This is an optimization exercise on Yosys and OpenROAD, whose aim is small area, not a production implementation.
In this exercise RTL edits were held to simulation tests only and were not proved equivalent to the original.
Power and IR drop assume default switching activity.

### Top view of the die

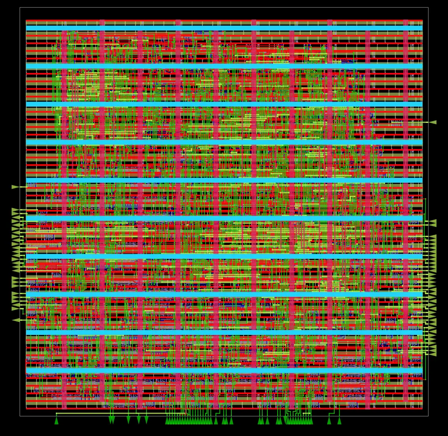
### Wiring by layer

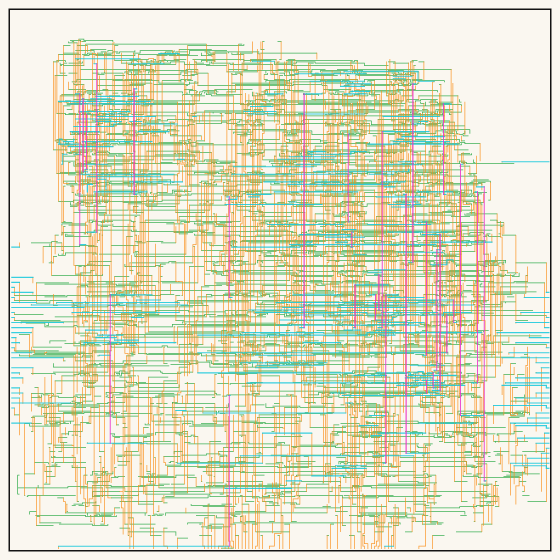
==> flow/run.sh <==
#!/bin/bash
# synth_recipe.tcl (not shown) runs the flow's synth.tcl, then flattens the netlist and writes it again
# the make line also repeats each setting of config.mk as NAME=value (left out here)
make -C /OpenROAD-flow-scripts/flow DESIGN_CONFIG=/design/flow/config.mk WORK_HOME=/design/flow/orfs CLKGATE_MAP_FILE= SYNTH_SCRIPT=/design/flow/synth_recipe.tcl finish
==> flow/config.mk <==
export PLATFORM = sky130hd
export DESIGN_NAME = jts16_fd1094
export DESIGN_NICKNAME = jts16_fd1094
export VERILOG_FILES = /design/flow/design.v
export SDC_FILE = /design/flow/constraint.sdc
export NUM_CORES = 4
export LEC_CHECK = 0
export CAP_MARGIN = 20
export CORE_MARGIN = 2
export CORE_UTILIZATION = 40
export SLEW_MARGIN = 20
==> flow/constraint.sdc <==
create_clock -name core_clock -period 10.0 [get_ports {clk}]
set_input_delay 2.0000 -clock core_clock [delete_from_list [all_inputs] [get_ports {clk}]]
set_output_delay 2.0000 -clock core_clock [all_outputs]
set_load 0.01 [all_outputs]
==> flow/design.v <==
module jts16_fd1094_ctrl(
    input             rst,
    input             clk,
    input             inta_n,       
    input             op_n,
    input      [23:1] addr,
    input      [15:0] dec,    
    input      [ 7:0] gkey0,
    input             sup_prog,
    input             dtackn,
    output     [ 7:0] st
);
reg [ 7:0] state;
reg        irqmode;
reg [ 1:0] stchange;
reg [15:0] stcode;
reg        dtacknl, other;
wire       stadv;
assign st    = irqmode ? gkey0 : state;
assign stadv = !op_n && dtacknl && !dtackn && sup_prog && stchange!=0;
always @(posedge clk, posedge rst) begin
    if( rst ) begin
        state     <= 0;
        stchange  <= 0;
        irqmode   <= 0;
        dtacknl   <= 0;
    end else begin
        dtacknl <= dtackn;
        if( !inta_n ) irqmode <= 1;
        if( stadv ) begin
            stchange <= stchange << 1;
            if( stchange[0] ) begin
                stcode <= dec;
                if( dec[15:10]!=0 ) stchange <= 0;  
            end
            if( stchange[1] && dec==16'hffff ) begin
                case( stcode[9:8])
                    0: state <= stcode[7:0];
                    1: begin
                        state   <= 0;  
                        irqmode <= 0;
                    end
                    2: irqmode <= 1;  
                    3: irqmode <= 0;  
                endcase
            end
        end
        if( !op_n && !dtackn && sup_prog   ) begin
            if( dec[15:8]==8'h0c && dec[7:6]==2'b10 ) begin
                stchange <= 2'b01;
            end
            if( dec == 16'h4e73 ) irqmode <= 0;
        end
        if( !dtackn && dtacknl ) begin
            other <= op_n;
            if(other && op_n) stchange<=0;
        end
    end
end
endmodule
module jts16_fd1094_dec(
    input             rst,
    input             clk,
    output reg [12:0] key_addr,
    input      [ 7:0] key_data,
    input      [12:0] prog_addr,
    input             fd1094_we,
    input      [ 7:0] prog_data,
    input             dec_en,
    input             vrq,       
    input      [ 7:0] st,        
    output reg [ 7:0] gkey0,     
    input             op_n,      
    input      [23:1] addr,
    input      [15:0] enc,
    output     [15:0] dec,
    input             rom_ok,
    output reg        ok_dly
);
reg [7:0] gkey1, gkey2, gkey3;
reg [7:0] gkey1_st, gkey2_st, gkey3_st;
wire [ 7:0] xor_mask1, xor_mask2, xor_mask3;
reg         key_F, mask_en;
reg  [15:0] val, masked;
assign dec = (dec_en & ~op_n) ? masked : enc;
assign xor_mask1 = { st[2], st[4], st[3], st[6],
                     st[5], st[0], st[4], st[1]};
assign xor_mask2 = { st[0], st[2], st[6], st[1],
                     st[4], st[6], st[3], st[7]};
assign xor_mask3 = { st[0], st[7], st[3], st[5],
                     st[5], st[2], st[7], st[1]};
wire global_xor0         = ~gkey1_st[5];
wire global_xor1         = ~gkey1_st[2];
wire global_swap2        = ~gkey1_st[0];
wire global_swap0a       = ~gkey2_st[5];
wire global_swap0b       = ~gkey2_st[2];
wire global_swap3        = ~gkey3_st[6];
wire global_swap1        = ~gkey3_st[4];
wire global_swap4        = ~gkey3_st[2];
wire key_0a = key_data[0] ^ gkey3_st[1];
wire key_0b = key_data[0] ^ gkey1_st[7];
wire key_0c = key_data[0] ^ gkey1_st[1];
wire key_1a = key_data[1] ^ gkey2_st[7];
wire key_1b = key_data[1] ^ gkey1_st[3];
wire key_2a = key_data[2] ^ gkey3_st[7];
wire key_2b = key_data[2] ^ gkey1_st[4];
wire key_3a = key_data[3] ^ gkey2_st[0];
wire key_3b = key_data[3] ^ gkey3_st[3];
wire key_4a = key_data[4] ^ gkey2_st[3];
wire key_4b = key_data[4] ^ gkey3_st[0];
wire key_5a = key_data[5] ^ gkey3_st[5];
wire key_5b = key_data[5] ^ gkey1_st[6];
wire key_6a = key_data[6] ^ gkey2_st[1];
wire key_6b = key_data[6] ^ gkey2_st[6];
wire key_7a = key_data[7] ^ gkey2_st[4];
always @(posedge clk) begin
    if( fd1094_we && prog_addr<4 ) begin
        case( prog_addr[1:0] )
            0: gkey0 <= prog_data;
            1: gkey1 <= prog_data;
            2: gkey2 <= prog_data;
            3: gkey3 <= prog_data;
        endcase
    end
end
always @(*) begin
    key_addr = addr[13:1];
    if ((addr[16:1] & 16'h0ffc) == 0 && addr >= 4)
        key_addr[12] = 1;
    key_F = addr[13] ? key_data[7] : key_data[6];
    gkey1_st = gkey1 ^ xor_mask1;
    gkey2_st = gkey2 ^ xor_mask2;
    gkey3_st = gkey3 ^ xor_mask3;
    if( vrq ) begin
        if( addr <= 3 ) gkey3_st = 0;
        if( addr <= 2 ) gkey2_st = 0;
        if( addr <= 1 ) gkey1_st = 0;
        if( addr <= 1 ) key_F = 0;
    end
end
always @(*) begin
    val=enc;
    if (val[15] ) begin
        val = { 
    val[15], val[9], val[10], val[13], val[3], val[12], val[0], val[14], 
    val[6],  val[5],  val[2],  val[11],  val[8],  val[1],  val[4], val[7] };
        if (!global_xor1)   if (~val[11]  )  val = val ^ 16'h3002;                                       
                            if (~val[ 5]  )  val = val ^ 16'h0044;                                       
        if (!key_1b)        if (~val[10]  )  val = val ^ 16'h0890;                                       
        if (!global_swap2)  if (!key_0c)        val = val ^ 16'h0308;                                       
                                                val = val ^ 16'h6561;
        if (!key_2b)        val = { 
    val[15], val[10], val[13], val[12], val[11], val[14], val[9], val[8], 
    val[7],  val[6],  val[0],  val[4],  val[3],  val[2],  val[1], val[5] };              
    end
    if (val[14] ) begin
        val = { 
    val[13], val[14], val[7], val[0], val[8], val[6], val[4], val[2], 
    val[1],  val[15],  val[3],  val[11],  val[12],  val[10],  val[5], val[9] };
        if (!global_xor0)   if (val[4]  )   val = val ^ 16'h0468;                                       
        if (!key_3a)        if (val[8]  )   val = val ^ 16'h0081;                                       
        if (!key_6a)        if (val[2]  )   val = val ^ 16'h0100;                                       
        if (!key_5b)        if (!key_0b)        val = val ^ 16'h3012;                                       
                                                val = val ^ 16'h3523;
        if (!global_swap0b) val = { 
    val[2], val[14], val[13], val[12], val[9], val[10], val[11], val[8], 
    val[7],  val[6],  val[5],  val[4],  val[3],  val[15],  val[1], val[0] };    
    end
    if (val[13] ) begin      
        val = { 
    val[10], val[2], val[13], val[7], val[8], val[0], val[3], val[14], 
    val[6],  val[15],  val[1],  val[11],  val[9],  val[4],  val[5], val[12] };
        if (!key_4a)        if (val[11]  )   val = val ^ 16'h010c;                                       
        if (!key_1a)        if (val[ 7]  )   val = val ^ 16'h1000;                                       
        if (!key_7a)        if (val[10]  )   val = val ^ 16'h0a21;                                       
        if (!key_4b)        if (!key_0a)        val = val ^ 16'h0080;                                       
        if (!global_swap0a) if (!key_6b)        val = val ^ 16'hc000;                                       
                                                val = val ^ 16'h99a5;
        if (!key_5b)        val = { 
    val[15], val[14], val[13], val[12], val[11], val[1], val[9], val[8], 
    val[7],  val[10],  val[5],  val[6],  val[3],  val[2],  val[4], val[0] };    
    end
    if (val[15:13]!=0 ) begin
        val = { 
    val[15], val[13], val[14], val[5], val[6], val[0], val[9], val[10], 
    val[4],  val[11],  val[1],  val[2],  val[12],  val[3],  val[7], val[8] };
        val = val ^ 16'h17ff;
        if (!global_swap4)  val = { 
    val[15], val[14], val[13], val[6], val[11], val[10], val[9], val[5], 
    val[7],  val[12],  val[8],  val[4],  val[3],  val[2],  val[1], val[0] };   
        if (!global_swap3)  val = { 
    val[13], val[15], val[14], val[12], val[11], val[10], val[9], val[8], 
    val[7],  val[6],  val[5],  val[4],  val[3],  val[2],  val[1], val[0] };   
        if (!global_swap2)  val = { 
    val[15], val[14], val[13], val[12], val[11], val[2], val[9], val[8], 
    val[10],  val[6],  val[5],  val[4],  val[3],  val[0],  val[1], val[7] };   
        if (!key_3b)        val = { 
    val[15], val[14], val[13], val[12], val[11], val[10], val[4], val[8], 
    val[7],  val[6],  val[5],  val[9],  val[1],  val[2],  val[3], val[0] };   
        if (!key_2a)        val = { 
    val[13], val[14], val[15], val[12], val[11], val[10], val[9], val[8], 
    val[7],  val[6],  val[5],  val[4],  val[3],  val[2],  val[1], val[0] };   
        if (!global_swap1)  val = { 
    val[15], val[14], val[13], val[12], val[9], val[8], val[11], val[10], 
    val[7],  val[6],  val[5],  val[4],  val[3],  val[2],  val[1], val[0] };   
        if (!key_5a)        val = { 
    val[15], val[14], val[13], val[12], val[11], val[10], val[9], val[8], 
    val[4],  val[5],  val[7],  val[6],  val[3],  val[2],  val[1], val[0] };   
        if (!global_swap0a) val = { 
    val[15], val[14], val[13], val[12], val[11], val[10], val[9], val[8], 
    val[7],  val[6],  val[5],  val[4],  val[0],  val[3],  val[2], val[1] };   
    end
    val = { 
    val[12], val[15], val[14], val[13], val[11], val[10], val[9], val[8], 
    val[7],  val[6],  val[5],  val[4],  val[3],  val[2],  val[1], val[0] };
    if ((val & 16'hb080) == 16'h8000) val = val ^ 16'h4000;
    if ((val & 16'hf000) == 16'hc000) val = val ^ 16'h0080;
    if ((val & 16'hb100) == 16'h0000) val = val ^ 16'h4000;
end
always @(posedge clk) begin
    if(rom_ok) masked <= mask_en ? 16'hffff : val;
    ok_dly <= rom_ok;
end
always @(val, key_F) begin
    case( { val[15:1], 1'b0} )
    16'h013a,16'h033a,16'h053a,16'h073a,16'h083a,16'h093a,16'h0b3a,16'h0d3a,16'h0f3a,
    16'h103a,       16'h10ba,16'h10fa,    16'h113a,16'h117a,16'h11ba,16'h11fa,
    16'h123a,       16'h12ba,16'h12fa,    16'h133a,16'h137a,16'h13ba,16'h13fa,
    16'h143a,       16'h14ba,16'h14fa,    16'h153a,16'h157a,16'h15ba,
    16'h163a,       16'h16ba,16'h16fa,    16'h173a,16'h177a,16'h17ba,
    16'h183a,       16'h18ba,16'h18fa,    16'h193a,16'h197a,16'h19ba,
    16'h1a3a,       16'h1aba,16'h1afa,    16'h1b3a,16'h1b7a,16'h1bba,
    16'h1c3a,       16'h1cba,16'h1cfa,    16'h1d3a,16'h1d7a,16'h1dba,
    16'h1e3a,       16'h1eba,16'h1efa,    16'h1f3a,16'h1f7a,16'h1fba,
    16'h203a,16'h207a,16'h20ba,16'h20fa,    16'h213a,16'h217a,16'h21ba,16'h21fa,
    16'h223a,16'h227a,16'h22ba,16'h22fa,    16'h233a,16'h237a,16'h23ba,16'h23fa,
    16'h243a,16'h247a,16'h24ba,16'h24fa,    16'h253a,16'h257a,16'h25ba,
    16'h263a,16'h267a,16'h26ba,16'h26fa,    16'h273a,16'h277a,16'h27ba,
    16'h283a,16'h287a,16'h28ba,16'h28fa,    16'h293a,16'h297a,16'h29ba,
    16'h2a3a,16'h2a7a,16'h2aba,16'h2afa,    16'h2b3a,16'h2b7a,16'h2bba,
    16'h2c3a,16'h2c7a,16'h2cba,16'h2cfa,    16'h2d3a,16'h2d7a,16'h2dba,
    16'h2e3a,16'h2e7a,16'h2eba,16'h2efa,    16'h2f3a,16'h2f7a,16'h2fba,
    16'h303a,16'h307a,16'h30ba,16'h30fa,    16'h313a,16'h317a,16'h31ba,16'h31fa,
    16'h323a,16'h327a,16'h32ba,16'h32fa,    16'h333a,16'h337a,16'h33ba,16'h33fa,
    16'h343a,16'h347a,16'h34ba,16'h34fa,    16'h353a,16'h357a,16'h35ba,
    16'h363a,16'h367a,16'h36ba,16'h36fa,    16'h373a,16'h377a,16'h37ba,
    16'h383a,16'h387a,16'h38ba,16'h38fa,    16'h393a,16'h397a,16'h39ba,
    16'h3a3a,16'h3a7a,16'h3aba,16'h3afa,    16'h3b3a,16'h3b7a,16'h3bba,
    16'h3c3a,16'h3c7a,16'h3cba,16'h3cfa,    16'h3d3a,16'h3d7a,16'h3dba,
    16'h3e3a,16'h3e7a,16'h3eba,16'h3efa,    16'h3f3a,16'h3f7a,16'h3fba,
    16'h41ba,16'h43ba,16'h44fa,16'h45ba,16'h46fa,16'h47ba,16'h49ba,16'h4bba,16'h4cba,16'h4cfa,16'h4dba,16'h4fba,
    16'h803a,16'h807a,16'h80ba,16'h80fa,    16'h81fa,
    16'h823a,16'h827a,16'h82ba,16'h82fa,    16'h83fa,
    16'h843a,16'h847a,16'h84ba,16'h84fa,    16'h85fa,
    16'h863a,16'h867a,16'h86ba,16'h86fa,    16'h87fa,
    16'h883a,16'h887a,16'h88ba,16'h88fa,    16'h89fa,
    16'h8a3a,16'h8a7a,16'h8aba,16'h8afa,    16'h8bfa,
    16'h8c3a,16'h8c7a,16'h8cba,16'h8cfa,    16'h8dfa,
    16'h8e3a,16'h8e7a,16'h8eba,16'h8efa,    16'h8ffa,
    16'h903a,16'h907a,16'h90ba,16'h90fa,    16'h91fa,
    16'h923a,16'h927a,16'h92ba,16'h92fa,    16'h93fa,
    16'h943a,16'h947a,16'h94ba,16'h94fa,    16'h95fa,
    16'h963a,16'h967a,16'h96ba,16'h96fa,    16'h97fa,
    16'h983a,16'h987a,16'h98ba,16'h98fa,    16'h99fa,
    16'h9a3a,16'h9a7a,16'h9aba,16'h9afa,    16'h9bfa,
    16'h9c3a,16'h9c7a,16'h9cba,16'h9cfa,    16'h9dfa,
    16'h9e3a,16'h9e7a,16'h9eba,16'h9efa,    16'h9ffa,
    16'hb03a,16'hb07a,16'hb0ba,16'hb0fa,    16'hb1fa,
    16'hb23a,16'hb27a,16'hb2ba,16'hb2fa,    16'hb3fa,
    16'hb43a,16'hb47a,16'hb4ba,16'hb4fa,    16'hb5fa,
    16'hb63a,16'hb67a,16'hb6ba,16'hb6fa,    16'hb7fa,
    16'hb83a,16'hb87a,16'hb8ba,16'hb8fa,    16'hb9fa,
    16'hba3a,16'hba7a,16'hbaba,16'hbafa,    16'hbbfa,
    16'hbc3a,16'hbc7a,16'hbcba,16'hbcfa,    16'hbdfa,
    16'hbe3a,16'hbe7a,16'hbeba,16'hbefa,    16'hbffa,
    16'hc03a,16'hc07a,16'hc0ba,16'hc0fa,    16'hc1fa,
    16'hc23a,16'hc27a,16'hc2ba,16'hc2fa,    16'hc3fa,
    16'hc43a,16'hc47a,16'hc4ba,16'hc4fa,    16'hc5fa,
    16'hc63a,16'hc67a,16'hc6ba,16'hc6fa,    16'hc7fa,
    16'hc83a,16'hc87a,16'hc8ba,16'hc8fa,    16'hc9fa,
    16'hca3a,16'hca7a,16'hcaba,16'hcafa,    16'hcbfa,
    16'hcc3a,16'hcc7a,16'hccba,16'hccfa,    16'hcdfa,
    16'hce3a,16'hce7a,16'hceba,16'hcefa,    16'hcffa,
    16'hd03a,16'hd07a,16'hd0ba,16'hd0fa,    16'hd1fa,
    16'hd23a,16'hd27a,16'hd2ba,16'hd2fa,    16'hd3fa,
    16'hd43a,16'hd47a,16'hd4ba,16'hd4fa,    16'hd5fa,
    16'hd63a,16'hd67a,16'hd6ba,16'hd6fa,    16'hd7fa,
    16'hd83a,16'hd87a,16'hd8ba,16'hd8fa,    16'hd9fa,
    16'hda3a,16'hda7a,16'hdaba,16'hdafa,    16'hdbfa,
    16'hdc3a,16'hdc7a,16'hdcba,16'hdcfa,    16'hddfa,
    16'hde3a,16'hde7a,16'hdeba,16'hdefa,    16'hdffa:
                 mask_en = 1;
        default: mask_en = 0;
    endcase
    if(key_F && (
           (val & 16'hff80) == 16'h4e80 ||
           (val & 16'hf0f8) == 16'h50c8 ||
            val[15:12] == 4'h6 ))
        mask_en = 1;
end
endmodule
module jts16_fd1094(
    input             rst,
    input             clk,
    output     [12:0] key_addr,
    input      [ 7:0] key_data,
    input      [12:0] prog_addr,
    input             fd1094_we,
    input      [ 7:0] prog_data,
    input             dec_en,
    input      [ 2:0] FC,
    input             ASn,
    input      [23:1] addr,
    input      [15:0] enc,
    output     [15:0] dec,
    input             rom_ok,
    input             dtackn,
    output            ok_dly
);
wire [7:0] st,        
           gkey0;
wire inta_n = ~&{ FC[2], FC[1], FC[0], ~ASn };  
wire vrq    = ~&FC;
wire op_n   = FC[1:0]!=2'b10;
wire sup_prog = FC == 3'd6;
jts16_fd1094_ctrl u_ctrl(
    .rst        ( rst       ),
    .clk        ( clk       ),
    .inta_n     ( inta_n    ),       
    .op_n       ( op_n      ),
    .addr       ( addr      ),
    .dec        ( dec       ),
    .gkey0      ( gkey0     ),
    .sup_prog   ( sup_prog  ),
    .dtackn     ( dtackn    ),
    .st         ( st        )
);
jts16_fd1094_dec u_dec(
    .rst        ( rst       ),
    .clk        ( clk       ),
    .key_addr   ( key_addr  ),
    .key_data   ( key_data  ),
    .prog_addr  ( prog_addr ),
    .fd1094_we  ( fd1094_we ),
    .prog_data  ( prog_data ),
    .dec_en     ( dec_en    ),
    .vrq        ( vrq       ),       
    .st         ( st        ),        
    .gkey0      ( gkey0     ),
    .op_n       ( op_n      ),      
    .addr       ( addr      ),
    .enc        ( enc       ),
    .dec        ( dec       ),
    .rom_ok     ( rom_ok    ),
    .ok_dly     ( ok_dly    )
);
endmodule
==> metrics.md <==
| Metric | Value |
|---|---|
| Largest net degree at the start of global routing | 49 |
| Antenna-violating nets left | 0 |
| Overflow after GRT | 0 |
| Hold Vio Cnt, Final | 0 |
| Post-synthesis async set-or-reset flop share | 16.7% |
| CTS Buffer Depth | 2 |
| Netlist cell types | 113 |
| CTS tree | built |
| Sequential-to-total area share from yosys stat | 25.9% |
| Slew HR | 33.7% |
| CTS sink cnt | 72 |
| Yosys reg bits | 72 |
| Die span in x | 146 um |
| RSZ-0062 raised after global routing | false |
| Hold slack | 0.490 ns |
| Post-synthesis cell count | 972 |
| Final Non-Filler Cells | 1313 |
| Setup Skew | 0.0140 ns |
| Peak supply drop | 0.0791 mV |
| Antenna violations before repair | 0 |
| Share of layout cells above drive strength 1 | 10.3% |
| Syn avg cell area | 8.31 um^2 |
| Starting Density | 41.1% |
| First-pass GRT wire length | 48800 um |
| Placed cell area | 0.00926 mm^2 |
| Syn_nets | 1050 |
| Final worst-path cycle share | 85.1% |
| Vias in the first global route | 8096 |
| Placer Congestion | 0.998 |
| Post-synth top flop | edfxtp_1 |
| Final setup vio count | 0 |
| Max Clk Rate | 118 MHz |
| Pre-antenna DRT Iters | 7 |
| Resized Gates After CTS | 0 |
| DRC | 0 |
| Tightest Hold Check Type | reg -> reg |
| Root buf cell | clkbuf_16 |
| Startpoint Class | primary input |
| Period minus WS final | 8.51 ns |
| Cts hold-fix bufs | 0 |
| Mapped Area | 0.00808 mm^2 |
| Max-slew violations | 0 |
| Synth top area cells | edfxtp_1 22%, xnor2_1 6.0%, mux2i_1 4.1%, nand2_1 3.9%, dfrtp_1 3.7% |
| Synth Warn # | 2 |
| DRT iter0 DRCs | 1091 |
| Leak | 0.00335 uW |
| H-tree depth | 3 |
| Largest fanout on the critical path | 19 |
| Core box area | 0.0197 mm^2 |
| Final HPWL DP | 24700 um |
| Vias per cell | 6.53 |
| Diode count | 0 |
| Area leader, netlist | edfxtp_1 |
| Worst EP required | 10.06 ns |
| CP arrival | 8.57 ns |
| Nets | 1121 |
| TritonCTS Buffers | 9 |
| # fillers | 1982 |
| Worst-Margin Slew | 0.995 ns |
| Gr usage total | 29.2% |
| Setup TNS Final | 0 ns |
| Max_cap viols | 0 |
| Cells after DPL | 1297 |
| IO Port Bufs | 107 |
| Synth top area share | 21.9% |
| Post-CTS setup buffers | 0 |
| Vias | 8568 |
| Wire per inst | 24.0 um |
| Total Power | 1370 uW |
| Post-synth EDFFs | 59 |
| Setup crit end kind | flop |
| Status | complete, no violations |
| Crit Path Class | in -> reg |
| Syn-to-layout area delta | 18.4% |
| Clock latency on the worst-skew pair | 0.34 ns |
| Pwr Density | 143 mW/mm^2 |
| Ports | 108 |
| Clk slew on worst S/H paths | 0.06 ns |
Notes on 'Top view of the die' above:
Die ar.: 0.0213 mm^2
final non-filler cell area: 0.00957 mm^2
Cell Rows: 51
WL final: 31500 um
height of the chip: 146 um

Notes on 'Wiring by layer' above:
legend:
  orange:
    layer: met2
    wire_length: 14100 um
  green:
    layer: met1
    wire_length: 13600 um
  cyan:
    layer: met3
    wire_length: 2770 um
  magenta:
    layer: met4
    wire_length: 952 um

per-stage QoR:
step	worst slack, ns	utilization [%]
after CTS	1.59	48.6
after global routing	1.17	48.7
after floorplan	3.51	-
final	1.49	48.7
after detailed placement	1.24	47.1
after global placement	1.21	47.1
metal layers:
metal  GRT usage, %  wire length (um)  vias up
met1           41.3             13600     4112
met2           46.1             14100      482
met5              0                 0        -
li1               -                 -     3910
met4           8.93               952        0
met3           4.41              2770       64
worst paths after layout:
| kind | endpoint | startpoint | depth (start not counted) | slack, ns |
|---|---|---|---|---|
| setup / recovery | u_dec.masked[3] | addr[12] | 18 | 1.49 |
| hold / removal | u_ctrl.state[0] | u_ctrl.state[0] | 2 | 0.49 |
| setup reg to reg | u_dec.masked[3] | u_ctrl.irqmode | 17 | 3.03 |
| hold reg to reg | u_ctrl.state[0] | u_ctrl.state[0] | 2 | 0.49 |
| max in group asynchronous | u_ctrl.state[0] | rst | 2 | 7.63 |
| min in group asynchronous | u_ctrl.stchange[0] | rst | 2 | 2.03 |
kinds of logic after synthesis:
kind of cell	after synthesis	share of synthesized area, %
multiplexers	45	5.93
flip-flops	72	25.9
AND/OR/NAND/NOR	379	24.8
XOR/XNOR	74	8.12
buffers and inverters	86	5.30
AO/OA/AOI/OAI	316	30.0
final cells by class:
cell class                      count  area [um^2]  share of cell area, %
Multi-Input combinational cell    814         5560                   58.2
Clock buffer                       11          264                   2.76
Timing Repair Buffer              123         1190                   12.5
Sequential cell                    72         2090                   21.9
Tap cell                          265          332                   3.47
Clock inverter                      5         36.3                  0.379
Inverter                           23         86.3                  0.903
flip-flops by register name (all words and copies together), names as in the netlist:
name             flops
u_ctrl.irqmode       1
u_dec.gkey3          8
u_dec.gkey0          8
u_ctrl.stcode       10
u_ctrl.other         1
u_ctrl.state         8
u_ctrl.stchange      2
u_dec.gkey2          8
u_dec.masked        16
u_dec.ok_dly         1
u_dec.gkey1          8
u_ctrl.dtacknl       1
cell usage in the layout (no fill, tap or decap), drive strengths merged, types with 11 or more instances in the layout:
cell	n
xnor2	56
nand2b	19
nor4	18
inv	24
o21ai	66
edfxtp	59
mux2i	35
dfrtp	12
a21oi	49
or3	11
a21o	11
nor3	46
and3	12
nand2	85
a211oi	18
nand4	15
xor2	18
buf	16
clkbuf	11
clkdlybuf4s50	107
nand3	60
a31oi	20
o22ai	13
o31ai	13
o211ai	15
nor2	66
where the power goes:
group | leakage (uW) | switching [uW] | internal (uW)
clock network | 0.000151 | 122 | 190
logic | 0.00249 | 451 | 248
registers | 0.000712 | 7.15 | 351
total | 0.00335 | 580 | 789
worst max-delay path, stage by stage:
cell and delay (ns):
clkdlybuf4s50_1 0.44, or4_1 0.61, nor4_1 0.54, a22oi_1 0.46, and3_4 0.31, nor2_2 0.45, buf_4 0.35, o21ai_2 0.24
a2111oi_0 0.68, or4b_1 0.21, o311a_2 0.44, o221ai_4 0.19, a21oi_2 0.54, nor4_1 0.14, o21ai_1 0.20, o211ai_2 0.14
nor2_2 0.43, o211ai_1 0.17
cell usage after synthesis (all sizes together), types with 8 or more instances:
cell type  number
nand2          85
nor2           66
o21ai          66
nand3          60
edfxtp         59
xnor2          56
a21oi          49
nor3           46
buf            42
mux2i          35
inv            23
clkbuf         21
a31oi          20
nand2b         19
a211oi         18
nor4           18
xor2           18
nand4          15
o211ai         15
o22ai          13
o31ai          13
and3           12
dfrtp          12
a21o           11
or3            11
and2           10
mux2           10
o21a            9
a311oi          8

separate check: timing with driven ports:
Ports are ideal in the flow. The routed layout listed here was re-timed in OpenROAD. Step 1 (the two cells are an assumption about what drives the block):
set clk [get_ports {clk}]
set_driving_cell -lib_cell sky130_fd_sc_hd__clkbuf_16 $clk
set_driving_cell -lib_cell sky130_fd_sc_hd__buf_2 [delete_from_list [all_inputs] $clk]
Step 2 also shifts input and output timing later by t, the mid clock arrival at the registers, as if the neighbouring blocks saw the same clock. Slacks: ideal / step 1 / step 2; pairs: ideal / step 1.
t (ns): 0.366
setup WS [ns]: 1.490 / 1.501 / 1.135
slew at the worst register clock pin (ns): 0.06 / 0.06
worst slew at a driven data input, ns: 0.04
pins driven straight from the clock port: 1
After both steps this run still meets setup and hold. The setup slack of this run moves by +0.011 ns with the drivers and by -0.355 ns with both steps.
